Source: an optimization exercise on an open RTL-to-GDS flow (aim: small area). Production flows keep margins and buffers that such runs may drop.
In this exercise RTL edits were held to simulation tests only and were not proved equivalent to the original.
Not every run is shown, and edits may drop behaviour that the tests do not exercise.
Power and IR drop assume default switching activity.

### design/flow/design.v
`timescale 1ns / 1ps
module decoder(
    input [3:0] in,
    output reg [15:0] out
);
    always @ (*) begin
        case (in)
            'b0000: out <= 16'b0000000000000001;
            'b0001: out <= 16'b0000000000000010;
            'b0010: out <= 16'b0000000000000100;
            'b0011: out <= 16'b0000000000001000;
            'b0100: out <= 16'b0000000000010000;
            'b0101: out <= 16'b0000000000100000;
            'b0110: out <= 16'b0000000001000000;
            'b0111: out <= 16'b0000000010000000;
            'b1000: out <= 16'b0000000100000000;
            'b1001: out <= 16'b0000001000000000;
            'b1010: out <= 16'b0000010000000000;
            'b1011: out <= 16'b0000100000000000;
            'b1100: out <= 16'b0001000000000000;
            'b1101: out <= 16'b0010000000000000;
            'b1110: out <= 16'b0100000000000000;
            'b1111: out <= 16'b1000000000000000;
        endcase
    end
endmodule
`timescale 1ns/1ps
module cache_set(
    input clk,                       
    input rst,                       
    input [24:0] tag,                
    input state,                     
    input enable,                    
    output wire hit_out                   
    );
    reg unsigned [3:0] write_ptr;     
    reg unsigned [3:0] read_ptr;      
    reg unsigned [4:0] cache_size;
    integer i;
    reg [24:0] tags [15:0];
    reg valid_bits [15:0];
    reg hit;
    assign hit_out = hit;
    always @ (posedge clk) begin
        if (rst) begin
            cache_size <= 0;     
            read_ptr <= 0;
            write_ptr <= 0;
            hit <= 0;
            for (i = 0; i < 16; i = i + 1)
                valid_bits[i] <= 0;
        end else
            case (state)
            0: begin
                for (i = 0; i < 16; i = i + 1) begin           
                    if (tags[i] == tag && valid_bits[i] == 1 && enable == 1) begin
                        hit <= 1;                        
                    end
                end
            end
            1: begin
                if (enable == 1 && hit == 0) begin
                    if (cache_size == 16) begin
                        tags[read_ptr] <= tag;                   
                        read_ptr <= read_ptr + 1;                
                        write_ptr <= write_ptr + 1;              
                    end else begin 
                        tags[write_ptr] <= tag;          
                        valid_bits[write_ptr] <= 1;      
                        write_ptr <= write_ptr + 1;      
                        cache_size <= cache_size + 1;    
                    end
                end
                hit <= 0;
                end
        endcase
    end
endmodule
`timescale 1ns/1ps
module cache(
    input clk,
    input rst,               
    input [31:0] addr_in,    
    input state,
    output wire hit           
);
    wire [15:0] hit_lines;
    wire [15:0] enable_lines;
    wire [24:0] tag;     
    wire [3:0] index;    
    wire offset;         
    assign offset = addr_in[2:0];
    assign index = addr_in[6:3];
    assign tag = addr_in[31:7];
    assign hit = (hit_lines > 0) ? 1 : 0;    
    decoder enable_decode(.in(index),
                          .out(enable_lines));
    genvar i;
    generate
        for (i = 0; i <= 15; i = i + 1) begin
            cache_set set(.clk(clk),
                          .rst(rst),
                          .tag(tag),                     
                          .enable(enable_lines[i]),      
                          .state(state),                 
                          .hit_out(hit_lines[i]));           
        end
    endgenerate
endmodule
### design/flow/run.sh
#!/bin/bash
# synth_recipe.tcl (not shown) runs the flow's synth.tcl, then flattens the netlist and writes it again
# the make line also repeats each setting of config.mk as NAME=value (left out here)
make -C /OpenROAD-flow-scripts/flow DESIGN_CONFIG=/design/flow/config.mk WORK_HOME=/design/flow/orfs CLKGATE_MAP_FILE= SYNTH_SCRIPT=/design/flow/synth_recipe.tcl finish
### design/flow/config.mk
export PLATFORM = sky130hd
export DESIGN_NAME = cache
export DESIGN_NICKNAME = cache
export VERILOG_FILES = /design/flow/design.v
export SDC_FILE = /design/flow/constraint.sdc
export NUM_CORES = 4
export LEC_CHECK = 0
export CAP_MARGIN = 20
export CORE_MARGIN = 2
export CORE_UTILIZATION = 50
export SLEW_MARGIN = 20
### design/flow/constraint.sdc
create_clock -name core_clock -period 10.0 [get_ports {clk}]
set_input_delay 2.0000 -clock core_clock [delete_from_list [all_inputs] [get_ports {clk}]]
set_output_delay 2.0000 -clock core_clock [all_outputs]
set_load 0.01 [all_outputs]
**Run 1: register map, names as in the netlist**

Other sequential cells in the stronger grey, the rest of the logic in the fainter grey.
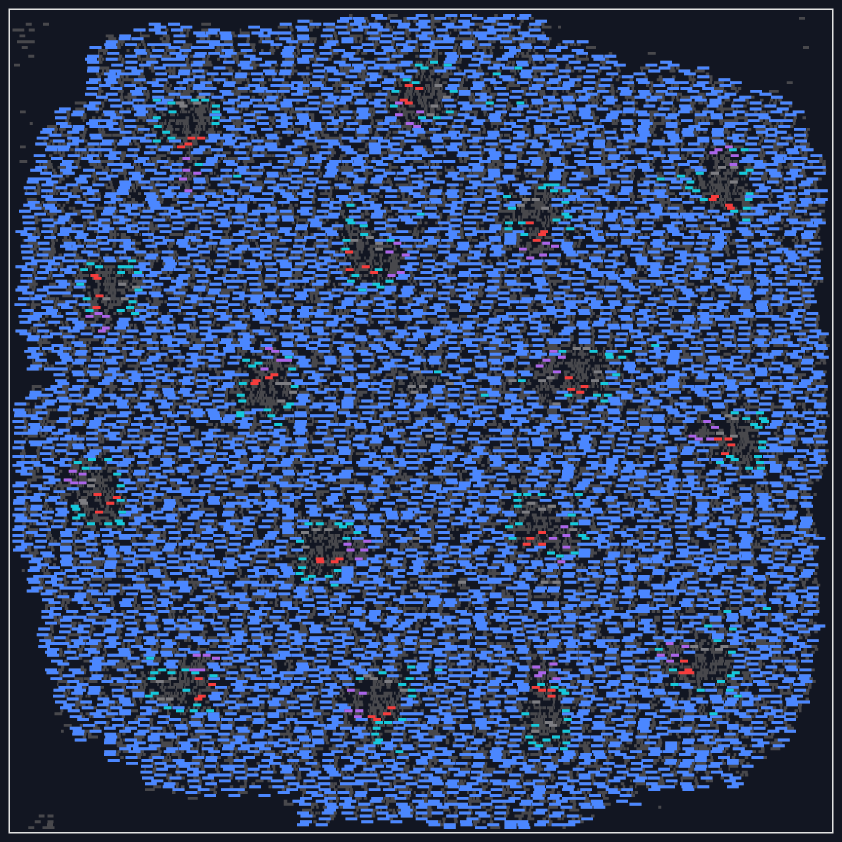
genblk1.set.cache_size -> purple  # placed flops 80, where all over the die
genblk1.set.tags -> blue  # placed flops 6400, where all over the die
genblk1.set.read_ptr -> red  # placed flops 64, where all over the die
genblk1.set.valid_bits -> cyan  # placed flops 256, where all over the die
not coloured = 80
Seq. pwr: 31.4 mW
Storage cell area: 202000 sq um
fin util: 0.563

**Run 1: met2 routing**

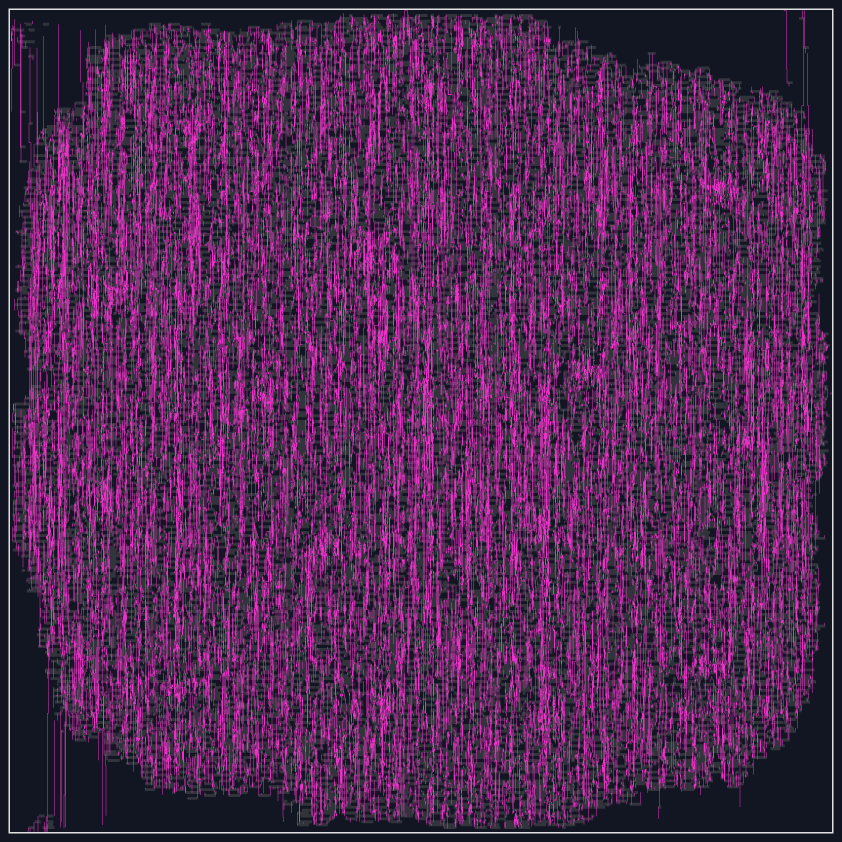
wire length on this layer = 312 mm
main direction = vertical
nets with wire on the layer = 14872

==> run summary, run 1 <==
vias=approximately 150k; final count of negative-setup-slack endpoints=0; final setup TNS=0 ns; final hold violations=0; reg2reg start=genblk1[10].set.hit; die height=765 microns; Synthesized Nets=19000; mapped cell area=290000 sq um; Worst-path clk slew=about 0.060 ns; post-route ant nets=0; Netlist cell types=59; pwr/cell area=around 190 nW/um^2; vias in the first global route=148000; Std-Cell Rows=279; final instance area=about 330000 sq um; Avg Inst Size Synth=15.4 sq um; FILL cells=roughly 46000; largest net degree at the start of global routing=113; post-synthesis simple-gate area fraction=0.0688; outcome=finished clean; Fin Hold WS=approximately 0.47 ns; Ports=36; number of nets in the layout=around 20000; cts bufs inserted=718; # H-tree levels=6; area grow syn2layout=12.2%; hpwl dp=381000 microns; static leakage=between 100 and 150 nW; GRT Overall Usage=0.226; total gr overflow=0; FF-to-FF End=genblk1[10].set.tags[7][11]
**Run 1: clock routing**

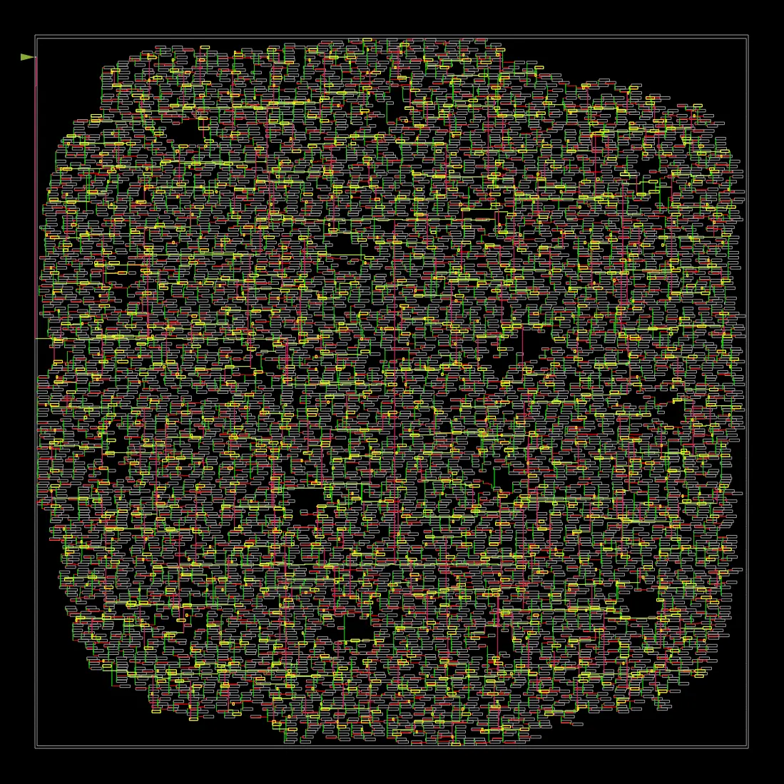
seq_cells: 6880
clock group total power: 25.8 mW

**Run 1: routed metal per tile**

The die is cut into 38 by 38 equal tiles; dark blue is low, red is high, scaled to the fullest tile. Values are wire area over tile area, all layers added.
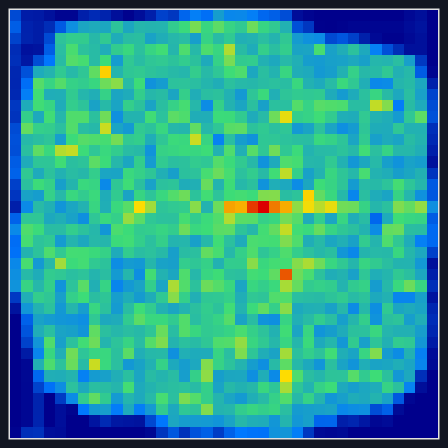
nearly empty tiles = 5.8%
fullest tile = 0.47
mean over tiles = 0.18
densest ninth of the die = centre
tiles over half the peak = 15%

run 1: synth_stat cells (all sizes together):
library cell,instances
a2111oi,7
nand3,313
nand3b,27
nand4,885
or4,1
nand4bb,6
o21ai,223
nor2,487
nor3,110
buf,769
o311ai,1
mux2i,24
nand2,460
a21oi,56
nor3b,30
o22ai,131
dfxtp,480
and2,6
a222oi,2
and3b,2
a22oi,1
a21o,1
nand2b,35
o31ai,5
or3,22
a22o,7
xor2,3592
xnor2,2942
or2,10
clkbuf,71
or4bb,1
ha,112
edfxtp,6400
and3,6
nor4,1167
inv,350
o2111ai,1
a31oi,57
and2b,4
nor4bb,14
nor2b,2
and4bb,2
o41ai,2
run 1: layout make-up:
cell class	count	area share
flip-flops and latches	6880	0.621
diodes	5	0.0000385
multi-input cells	10800	0.254
well taps	7727	0.0297
repair buffers	695	0.0212
inverters	350	0.00404
clock buffers	993	0.0608
clock inverters	326	0.00927
run 1: worst max-delay path, cell delays in order, from the launching register on:
cell             delay (ns)
dfxtp_1                0.46
nor4_1                 0.87
nand4_1                0.81
clkdlybuf4s50_1        0.69
run 1: power by group:
| part | internal (mW) | total (mW) | switching [mW] |
|---|---|---|---|
| combinational | 0.924 | 2.98 | 2.05 |
| sequential | 31.4 | 31.4 | 0.00998 |
| clock | 14.7 | 25.8 | 11.1 |
| total | 47.0 | 60.2 | 13.2 |
run 1: layer usage:
metal	track usage	vias up	wire length, microns	share of wire
li1	-	69400	-	-
met1	0.337	76700	316000	0.47
met2	0.363	3184	312000	0.47
met3	0.0260	754	30100	0.045
met4	0.0406	4	10900	0.016
met5	0	-	22	0.000033
run 1: flip-flops by register name, summed over array words and instances (netlist names):
register	count
genblk1.set.tags	6400
genblk1.set.valid_bits	256
genblk1.set.cache_size	80
genblk1.set.read_ptr	64
genblk1.set.write_ptr	64
genblk1.set.hit	16
run 1: worst max path at each step:
stage	startpoint	end	slack [ns]	cells past startpoint
floorplan	addr_in[4]	genblk1[1].set.tags[9][0]	4.50	7
global placement	addr_in[3]	genblk1[10].set.tags[7][1]	3.01	7
detailed placement	addr_in[3]	genblk1[10].set.tags[6][0]	3.27	7
CTS	genblk1[1].set.hit	hit	4.18	3
global route	genblk1[1].set.hit	hit	4.13	3
finish	genblk1[1].set.hit	hit	4.05	3
run 1: cell families (layout without fill, tap and decap cells):
group / Yosys count / after routing
AO/OA/AOI/OAI: 494 / 494
XOR/XNOR: 6534 / 6534
adder cells (fa/ha/maj): 112 / 112
buffers and inverters: 1190 / 2364
flip-flops: 6880 / 6880
multiplexers: 24 / 24
other: 0 / 5
AND/OR/NAND/NOR: 3590 / 3590
run 1: cell usage in the layout (no fill, tap or decap), types with 25 or more instances in the layout:
cell type  netlist  routed
a21oi_1         55      51
a31oi_1         57      57
buf_12           0     115
buf_4          319     544
buf_8            0      27
bufinv_16        0      31
clkbuf_1        70     212
clkbuf_16        0     730
clkbuf_8         0      51
clkinv_1         0     138
clkinv_2         0      95
dfxtp_1        480     480
edfxtp_1      6400    6400
ha_1           112     112
inv_1          350     350
nand2_1        460     460
nand2b_1        35      35
nand3_1        313     313
nand3b_1        25      25
nand4_1        885     885
nor2_1         487     238
nor2_2           0     194
nor2_4           0      55
nor3_1          94      81
nor3_2          15      28
nor3b_1         27      27
nor4_1        1162    1155
o21ai_0        223     223
o22ai_1        131     131
xnor2_1       2942    2942
xor2_1        3592    3592
==> run 2: changes to the inputs <==
--- a/design/flow/config.mk
+++ b/design/flow/config.mk
@@ -8,4 +8,6 @@
 export CAP_MARGIN = 20
 export CORE_MARGIN = 2
 export CORE_UTILIZATION = 50
+export CTS_CLUSTER_DIAMETER = 70
+export CTS_CLUSTER_SIZE = 30
 export SLEW_MARGIN = 20
**Run 2: routed metal per tile**

The die is cut into 38 by 38 equal tiles; dark blue is low, red is high, scaled to the fullest tile. Values are wire area over tile area, all layers added.
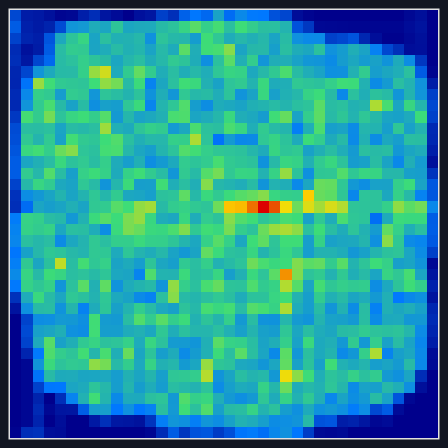
nearly empty tiles = 5.8%
tiles over half the peak = 12%
fullest tile = 0.48
mean over tiles = 0.17
densest ninth of the die = centre
vias: 148000
routed length per instance: 24.3 microns
Post-Route WL: 662000 microns
GRT Overall Usage: 0.223

**Run 2: met2 routing**

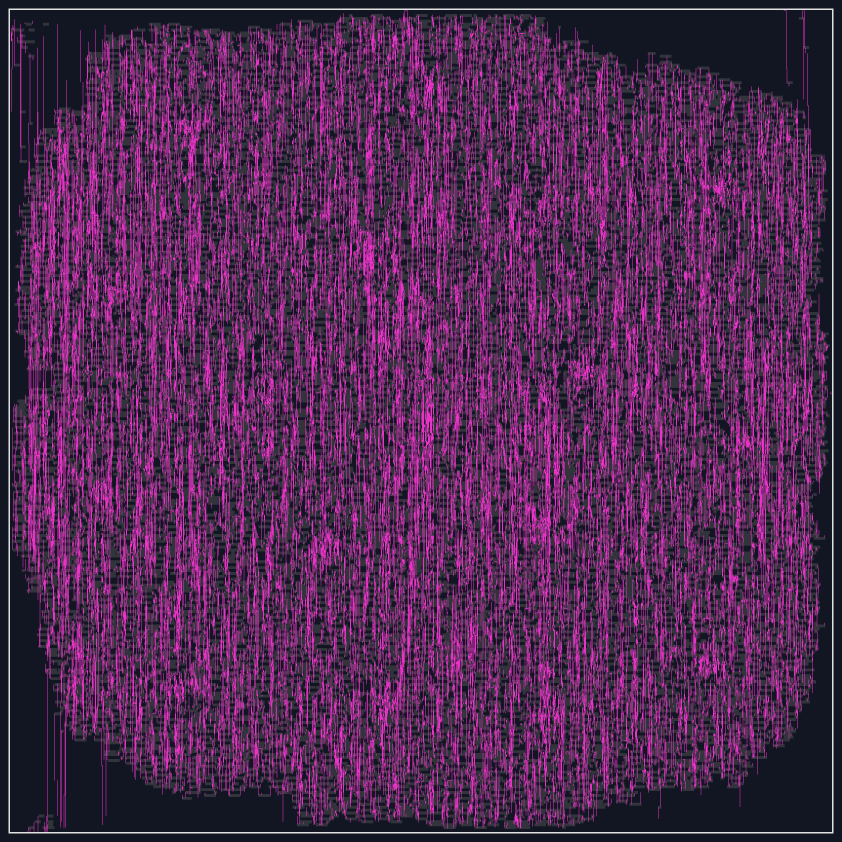
share of all routed wire = 47%
longest straight run = 188 microns
wire length on this layer = 310 mm
main direction = vertical
nets with wire on the layer = 14562

==> run summary, run 2 <==
outcome=finished clean; Std-Cell Rows=279 (unchanged); Avg Inst Size Synth=15.4 sq um (unchanged); largest net degree at the start of global routing=113 (unchanged); hpwl dp=381000 microns (unchanged); Worst-path clk slew=0.09 ns (+0.03 ns); Synth area leader=edfxtp_1; final count of pins violating max slew=0; final instance area=319000 sq um (-1.8%); final count of negative-setup-slack endpoints=0 (unchanged); Period minus WS final=5.98 ns; RSZ-0062 raised after global routing=false; async set or reset register ratio after synthesis=0 (unchanged); post-route ant nets=0 (unchanged); final hold violations=0 (unchanged); biggest regs=genblk1.set.tags x6400, genblk1.set.valid_bits x256, genblk1.set.cache_size x80; Critical Path End Type=output port; vias in the first global route=145000 (-2.1%); Critical-path top delay cell=nor4_1; max FFs per register=6400 (unchanged); worst-path cell chain=nor4_1 -> nand4_1 -> clkdlybuf4s50_1; crit-path max FO=4; Most used DFF post-synth=edfxtp_1; commonest non-fill, non-tap cell in the layout=edfxtp_1; IO buf count=32; Top reg by flops=genblk1.set.tags; static leakage=99.5 nW (-2.8%); Ports=36 (unchanged); commonest cells in the netlist=6400 x edfxtp_1, 3592 x xor2_1, 2942 x xnor2_1, 1162 x nor4_1, 885 x nand4_1; pwr/cell area=174 nW/um^2 (-6.1%); area grow syn2layout=10.2%; Seq cells post-synth=6880; number of synthesized flops with an enable pin=6400 (unchanged); CP Buf/Inv Count=1 (unchanged); Critical Path Max Stage Delay=0.94 ns (+0.07 ns); total gr overflow=0 (unchanged); fin util=0.553 (-0.00998); number of nets in the layout=19300 (-1.4%); mapped cell area=290000 sq um (unchanged); die height=765 microns (unchanged); # H-tree levels=5 (-1); Synthesized Nets=19000 (unchanged); most common cell in the netlist=edfxtp_1; Netlist cell types=59 (unchanged); Post-Place Cell Area=302000 sq um; cts bufs inserted=452 (-37%); Stages on worst setup path=3 (unchanged); Worst path top cell family by delay=simple AND/OR/NAND/NOR gates; final setup TNS=0 ns (unchanged); commonest non-fill, non-tap cells in the layout=6400 x edfxtp_1, 3592 x xor2_1, 2942 x xnor2_1
==> run 2: cell counts after synthesis <==
No cell type changed its count.
==> run 2: report_power, final <==
| part | switching [mW] | total [mW] | internal (mW) |
|---|---|---|---|
| clock network | 11.5 | 21.2 | 9.74 |
| registers | 0.00997 | 31.4 | 31.4 |
| logic | 2.05 | 2.97 | 0.924 |
| total | 13.5 | 55.6 | 42.0 |
==> run 2: final timing paths <==
path | from | endpoint
worst max-delay path | genblk1[1].set.hit | hit
worst min-delay path | genblk1[9].set.valid_bits[12] | genblk1[9].set.valid_bits[12]
worst max register to register | genblk1[10].set.hit | genblk1[10].set.tags[7][12]
worst min register to register | genblk1[9].set.valid_bits[12] | genblk1[9].set.valid_bits[12]
==> run 2: logic make-up after synthesis <==
kind of cell,Yosys count,share of synthesized area
DFF,6880,0.696
adders and majority gates,112,0.00484
AOI/OAI and AO/OA,494,0.00968
buffers and inverters,1190,0.0220
and+or+nand+nor,3590,0.0688
muxes,24,0.000829
xor gates and xnor gates,6534,0.197
==> run 2: tightest hold or removal path: cells and delay by family (launching register included) <==
| family | cells | cell delay [ns] |
|---|---|---|
| flops | 1 | 0.32 |
| buf+inv | 1 | 0.04 |
| compound gates | 1 | 0.06 |
==> run 2: per-stage QoR <==
step | hold WS (ns) | setup WS (ns)
floorplan | 0.442 | 4.50
global placement | 0.461 | 3.01
detailed placement | 0.461 | 3.27
CTS | 0.479 | 4.21
global route | 0.487 | 3.99
finish | 0.474 | 4.02
==> run 2: metal layers <==
layer	global-route usage	share of wire	up-vias
met5	0	0.000050	-
met2	0.361	0.47	2668
li1	-	-	68800
met3	0.0199	0.039	646
met4	0.0371	0.017	6
met1	0.336	0.48	76100
==> run 2: final cells by class <==
| cell class | count | area, sq um |
|---|---|---|
| Clock inverter | 390 | 5470 |
| Tap cell | 7727 | 9670 |
| Fill cell | 46100 | 258000 |
| Timing Repair Buffer | 695 | 6890 |
| Inverter | 350 | 1310 |
| Multi-Input combinational cell | 10800 | 82700 |
| Antenna cell | 6 | 15.0 |
| Sequential cell | 6880 | 202000 |
| Clock buffer | 469 | 11500 |
--- run 3 (changed files replaced; the others as in run 2) ---
==> design/flow/design.v <==
`timescale 1ns / 1ps
module decoder(
    input  [3:0]  in,
    output [15:0] out
);
    assign out = 16'd1 << in;
endmodule
`timescale 1ns/1ps
module cache_set(
    input          clk,
    input  [3:0]   sel_a,      
    input  [3:0]   sel_b,      
    input  [3:0]   hold,
    input  [24:0]  bus_a_p,    
    input  [24:0]  bus_a_n,    
    input  [24:0]  bus_b_p,
    input  [24:0]  bus_b_n,
    output [199:0] words       
);
    reg [24:0] q [0:15];
    genvar x;
    generate
        for (x = 0; x < 16; x = x + 1) begin : pos
            if (x % 4 == 0) begin : wr
                wire [24:0] ba = (x % 8 == 0) ? bus_a_p : bus_a_n;
                wire [24:0] bb = (x % 8 == 0) ? bus_b_p : bus_b_n;
                wire        sa = sel_a[x/4];
                wire        sb = sel_b[x/4];
                wire        hd = hold[x/4];
                always @(posedge clk)
                    q[x] <= ~(({25{hd}} & q[(x + 15) % 16]) |
                              ({25{sa}} & ba) | ({25{sb}} & bb));
            end else begin : sh
                always @(posedge clk)
                    q[x] <= q[x - 1];
            end
            if (x % 2 == 0) begin : rd
                assign words[25*(x/2) +: 25] = q[x];
            end
        end
    endgenerate
endmodule
`timescale 1ns/1ps
module cache(
    input clk,
    input rst,               
    input [31:0] addr_in,    
    input state,             
    output wire hit
);
    wire [24:0] tag = addr_in[31:7];
    wire [3:0]  idx = addr_in[6:3];
    wire [15:0] sel;
    decoder enable_decode(.in(idx), .out(sel));
    reg  [3:0] rot;
    reg  [3:0] wp   [0:15];
    reg [15:0] full;
    reg        pa_v, pb_v, pnext;
    reg  [3:0] pa_set, pb_set, pa_slot, pb_slot;
    reg [24:0] pa_tag, pb_tag;
    reg        hit_lk;
    wire [3:0] pa_dst = pa_slot + rot + 4'd1;
    wire [3:0] pb_dst = pb_slot + rot + 4'd1;
    wire       pa_fl  = pa_v & (pa_dst[1:0] == 2'd0);
    wire       pb_fl  = pb_v & (pb_dst[1:0] == 2'd0);
    wire [24:0] pa_tag_n = ~pa_tag;
    wire [24:0] pb_tag_n = ~pb_tag;
    wire [199:0] words [0:15];
    genvar s, x;
    generate
        for (s = 0; s < 16; s = s + 1) begin : set
            wire [3:0] sa = {4{pa_fl & (pa_set == s)}} & (4'd1 << pa_dst[3:2]);
            wire [3:0] sb = {4{pb_fl & (pb_set == s)}} & (4'd1 << pb_dst[3:2]);
            cache_set ring(.clk(clk), .sel_a(sa), .sel_b(sb), .hold(~(sa | sb)),
                           .bus_a_p(pa_tag), .bus_a_n(pa_tag_n),
                           .bus_b_p(pb_tag), .bus_b_n(pb_tag_n),
                           .words(words[s]));
        end
    endgenerate
    reg  [3:0]  wp_s;
    reg         full_s;
    integer i;
    always @(*) begin
        wp_s = 4'd0;
        full_s = 1'b0;
        for (i = 0; i < 16; i = i + 1) begin
            wp_s = wp_s | ({4{sel[i]}} & wp[i]);
            full_s = full_s | (sel[i] & full[i]);
        end
    end
    wire [15:0] pa_ex = {16{pa_v & (pa_set == idx)}} & (16'd1 << pa_slot);
    wire [15:0] pb_ex = {16{pb_v & (pb_set == idx)}} & (16'd1 << pb_slot);
    reg  [15:0] vslot;
    always @(*)
        for (i = 0; i < 16; i = i + 1)
            vslot[i] = full_s | (i < wp_s);
    wire [15:0] vs = vslot & ~pa_ex & ~pb_ex;
    wire [31:0] vs2 = {vs, vs} << rot;
    wire [15:0] vpos = vs2[31:16];
    localparam GS = 2;
    wire [16/GS-1:0] gh;
    genvar g;
    generate
        for (g = 0; g < 16/GS; g = g + 1) begin : grp
            reg [199:0] rd;
            reg         gsel;
            integer k;
            always @(*) begin
                rd = 200'd0;
                gsel = 1'b0;
                for (k = 0; k < GS; k = k + 1) begin
                    rd = rd | ({200{sel[g*GS+k]}} & words[g*GS+k]);
                    gsel = gsel | sel[g*GS+k];
                end
            end
            wire [7:0] m;
            for (x = 0; x < 8; x = x + 1) begin : cmp
                assign m[x] = vpos[2*x] & (rd[25*x +: 25] == (tag ^ {25{~x[1]}}));
            end
            assign gh[g] = gsel & (|m);
        end
    endgenerate
    wire ma = pa_v & (pa_set == idx) & (pa_tag == tag);
    wire mb = pb_v & (pb_set == idx) & (pb_tag == tag);
    wire m_now = (|gh) | ma | mb;
    assign hit = hit_lk | m_now;
    wire ins = state & ~hit & ~rst;
    always @(posedge clk) begin
        hit_lk <= m_now;
        rot <= rst ? 4'd0 : rot + 4'd1;
    end
    generate
        for (s = 0; s < 16; s = s + 1) begin : ctl
            always @(posedge clk)
                if (rst) begin
                    wp[s] <= 4'd0;
                    full[s] <= 1'b0;
                end else if (ins && idx == s) begin
                    wp[s] <= wp[s] + 4'd1;
                    if (wp[s] == 4'd15) full[s] <= 1'b1;
                end
        end
    endgenerate
    always @(posedge clk) begin
        if (rst) begin
            pa_v <= 1'b0;
            pb_v <= 1'b0;
            pnext <= 1'b0;
        end else begin
            if (ins && !pnext) pa_v <= 1'b1;
            else if (pa_fl)    pa_v <= 1'b0;
            if (ins && pnext)  pb_v <= 1'b1;
            else if (pb_fl)    pb_v <= 1'b0;
            if (ins) pnext <= ~pnext;
        end
        if (ins && !pnext) begin
            pa_set <= idx;
            pa_slot <= wp_s;
            pa_tag <= tag;
        end
        if (ins && pnext) begin
            pb_set <= idx;
            pb_slot <= wp_s;
            pb_tag <= tag;
        end
    end
endmodule
==> design/flow/config.mk <==
export PLATFORM = sky130hd
export DESIGN_NAME = cache
export DESIGN_NICKNAME = cache
export VERILOG_FILES = /design/flow/design.v
export SDC_FILE = /design/flow/constraint.sdc
export NUM_CORES = 4
export LEC_CHECK = 0
export CAP_MARGIN = 20
export CORE_MARGIN = 2
export CORE_UTILIZATION = 35
export CTS_CLUSTER_DIAMETER = 70
export CTS_CLUSTER_SIZE = 30
export PLACE_DENSITY = 0.45
export SETUP_SLACK_MARGIN = 0.3
export SLEW_MARGIN = 20
export SYNTH_HIERARCHICAL = 1
export SYNTH_MINIMUM_KEEP_SIZE = 0
**Run 3: clock routing**

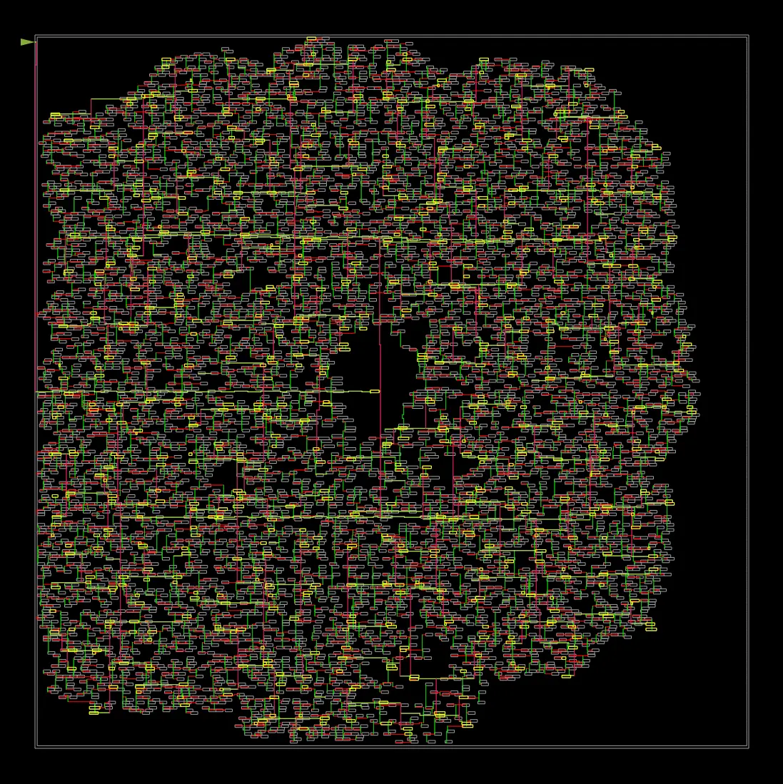
Worst-Skew Late Latency: 1.07 ns
CLK BUF: 407
clock sink count: 6554
clock group total power: 18.9 mW

**Run 3: register map, names as in the netlist**

Other sequential cells in the stronger grey, the rest of the logic in the fainter grey.
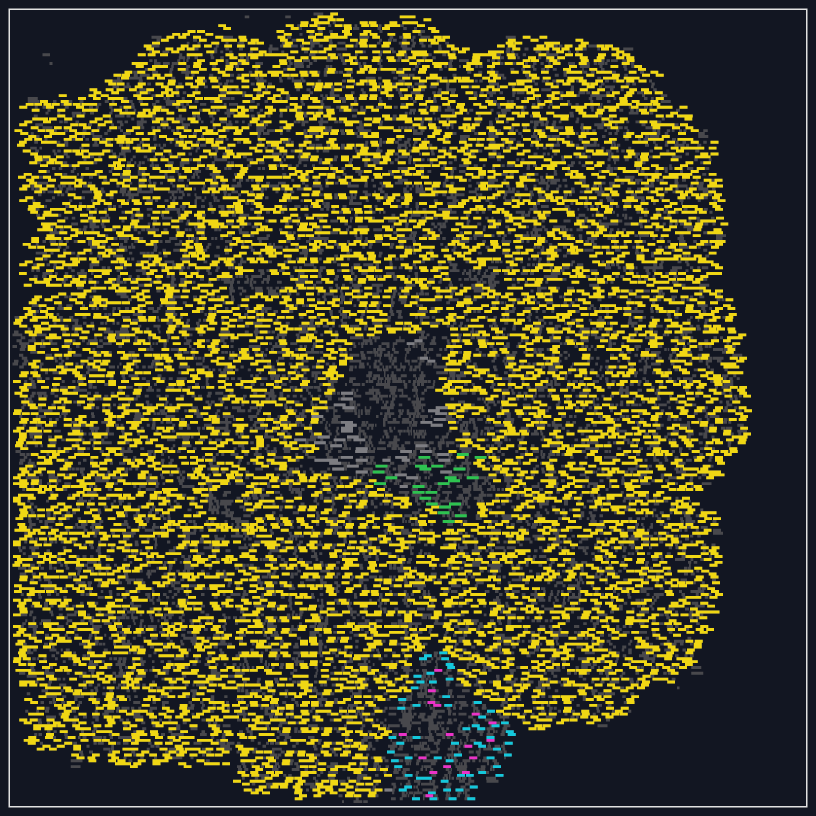
set.ring.q -> yellow  # placed flops 6400, where all over the die
full -> magenta  # placed flops 16, where bottom centre
pa_tag -> green  # placed flops 25, where centre
wp -> cyan  # placed flops 64, where bottom centre
fin util: 0.397
Storage cell area: 132000 sq um
fraction of area in registers: 0.610
Seq. pwr: 27.1 mW

==> run summary, run 3 <==
Top reg by flops=set.ring.q; pwr/cell area=224 nW/um^2 (+29%); hpwl dp=540000 microns (+42%); final count of negative-setup-slack endpoints=0 (unchanged); static leakage=76.7 nW (-23%); total gr overflow=0 (unchanged); Worst-path clk slew=0.10 ns (about the same); max FFs per register=6400 (unchanged); number of synthesized flops with an enable pin=66 (-99%); post-synthesis simple-gate area fraction=0.0343 (-0.0345); largest net degree at the start of global routing=149 (+32%); Critical Path Max Stage Delay=0.61 ns (-0.33 ns); Period minus WS final=9.33 ns (+3.35 ns); outcome=finished clean; commonest cells in the netlist=6488 x dfxtp_1, 1628 x a22oi_1, 1601 x a222oi_1, 977 x xnor2_1, 694 x xor2_1; Ports=36 (unchanged); post-synthesis adder-cell area fraction=0.00151 (-0.00333); Critical-path top delay cell=buf_12; async set or reset register ratio after synthesis=0 (unchanged); cts bufs inserted=378 (-16%); crit-path max FO=148 (+144); commonest non-fill, non-tap cells in the layout=6488 x dfxtp_1, 1627 x a22oi_1, 1601 x a222oi_1; Synth area leader=dfxtp_1; Std-Cell Rows=271 (-2.9%); final hold violations=0 (unchanged); worst-path cell chain=buf_4 -> buf_4 -> nor4b_4 -> buf_12 -> buf_4 -> a22oi_1 -> xnor2_1 -> nand4_1 -> nor3_1 -> buf_4 -> nand4_1 -> nor3_1 -> nor4_1 -> a31oi_1 -> or2_2 -> nor3_4 -> buf_12 -> nand2b_1 -> dlymetal6s2s_1; number of nets in the layout=14400 (-25%); Post-Place Cell Area=202000 sq um (-33%); final count of pins violating max slew=0 (unchanged); die height=742 microns (-3.0%); compound-gate portion of the synthesized area=0.158 (+0.148); Synthesized Nets=14300 (-25%); # H-tree levels=5 (unchanged); vias in the first global route=122000 (-16%); biggest regs=set.ring.q x6400, wp x64; multiplexer share of the synthesized area=0.000787 (-0.0000417); commonest non-fill, non-tap cell in the layout=dfxtp_1; routed length per instance=38.4 microns (+58%)
run 3: stage by stage:
| step | std cells | TNS, ns | setup WS (ns) |
|---|---|---|---|
| finish | 21900 | 0 | 0.673 |
| global route | 21900 | 0 | 0.547 |
| CTS | 21900 | 0 | 0.307 |
| detailed placement | 21200 | -0.711 | -0.711 |
| global placement | 21200 | -0.749 | -0.749 |
| floorplan | 14200 | 0 | 1.55 |
run 3: cells by family (layout without fill, tap and decap cells):
family,after synthesis,count (layout)
flops,6554,6554
buf+inv,1256,1671
simple gates,1207,1207
other cells,0,33
mux,15,15
xor+xnor,1671,1671
compound gates,3487,3487
fa+ha+maj,23,23
run 3: where the power goes:
| group | switching [mW] | leakage (nW) | internal, mW |
|---|---|---|---|
| registers | 0.316 | 54.8 | 26.8 |
| logic | 1.77 | 15.1 | 0.694 |
| clock network | 10.7 | 6.84 | 8.20 |
run 3: modules after synthesis, one instance, submodules excluded:
| module | cells inside | copies in the design | flip-flops and latches | area, sq um |
|---|---|---|---|---|
| decoder | 20 | 1 | 0 | 277 |
| cache | 5617 | 1 | 154 | 41800 |
| cache_set | 536 | 16 | 400 | 9290 |
run 3: repair_timing:
action / in CTS / in global routing
resized for setup: 22 / 11
endpoints found under the setup margin: 1 / 1
gates cloned: 0 / 0
buffers inserted: 1 / 4
endpoints found under the hold margin: 0 / 0
pin swaps: 6 / 4
run 3: metal layers:
layer | up-vias | global-route usage | part of all wire
met5 | - | 0 | 0.00014
met4 | 18 | 0.120 | 0.045
met3 | 1051 | 0.0535 | 0.083
met2 | 6540 | 0.441 | 0.43
met1 | 67300 | 0.411 | 0.44
li1 | 53900 | - | -
run 3: path summary, 6_finish.rpt:
path | from | end | slack, ns
max | addr_in[5] | hit | 0.67
min | set[2].ring.q[9][12] | set[2].ring.q[10][12] | 0.29
max reg2reg | wp[3][0] | pa_tag[20] | 3.73
min reg2reg | set[2].ring.q[9][12] | set[2].ring.q[10][12] | 0.29
run 3: area by class of cell:
class / count / area [sq um]
fill: 51900 / 328000
sequential: 6554 / 132000
multi-input combinational: 6403 / 52900
clock buffer: 407 / 9830
tap: 7234 / 9050
timing repair buffer: 895 / 7640
clock inverter: 289 / 4410
inverter: 80 / 395
antenna: 33 / 82.6
run 3: critical path: cells and delay by family:
family	cells	cell delay, ns
buf+inv	7	1.99
compound gates	2	0.36
simple gates	9	2.18
xor+xnor	1	0.49

-- re-timing with driven ports --
No port has a modelled driver above. Below, the same layouts with a new extraction and two added sets of constraints.
Step 1 sets driving cells, clkbuf_16 on the clock port and buf_2 on the other inputs (assumed; they add their load-dependent delay and slew).
Step 2 moves the port delays by t, midway between the first and last clock arrival at a register: inputs arrive t later, outputs are due t later. That takes back most of the time a late clock gives input paths.
Three values: ideal ports, drivers, drivers and shift; two values: the first two.
run	t (ns)	setup WS [ns]	hold WS [ns]	worst register clock-pin slew, ns
run 1	1.228	4.051 / 3.929 / 2.962	0.472 / 0.472 / 0.472	0.07 / 0.07
run 2	1.163	4.022 / 3.899 / 3.060	0.474 / 0.474 / 0.474	0.11 / 0.11
run 3	1.151	0.673 / 0.649 / 0.649	0.294 / 0.294 / 0.294	0.12 / 0.12
After both steps setup and hold are still met in every run listed. The setup slack of run 1, which loses most, moves by -0.122 ns with the drivers and by -1.089 ns with both steps.
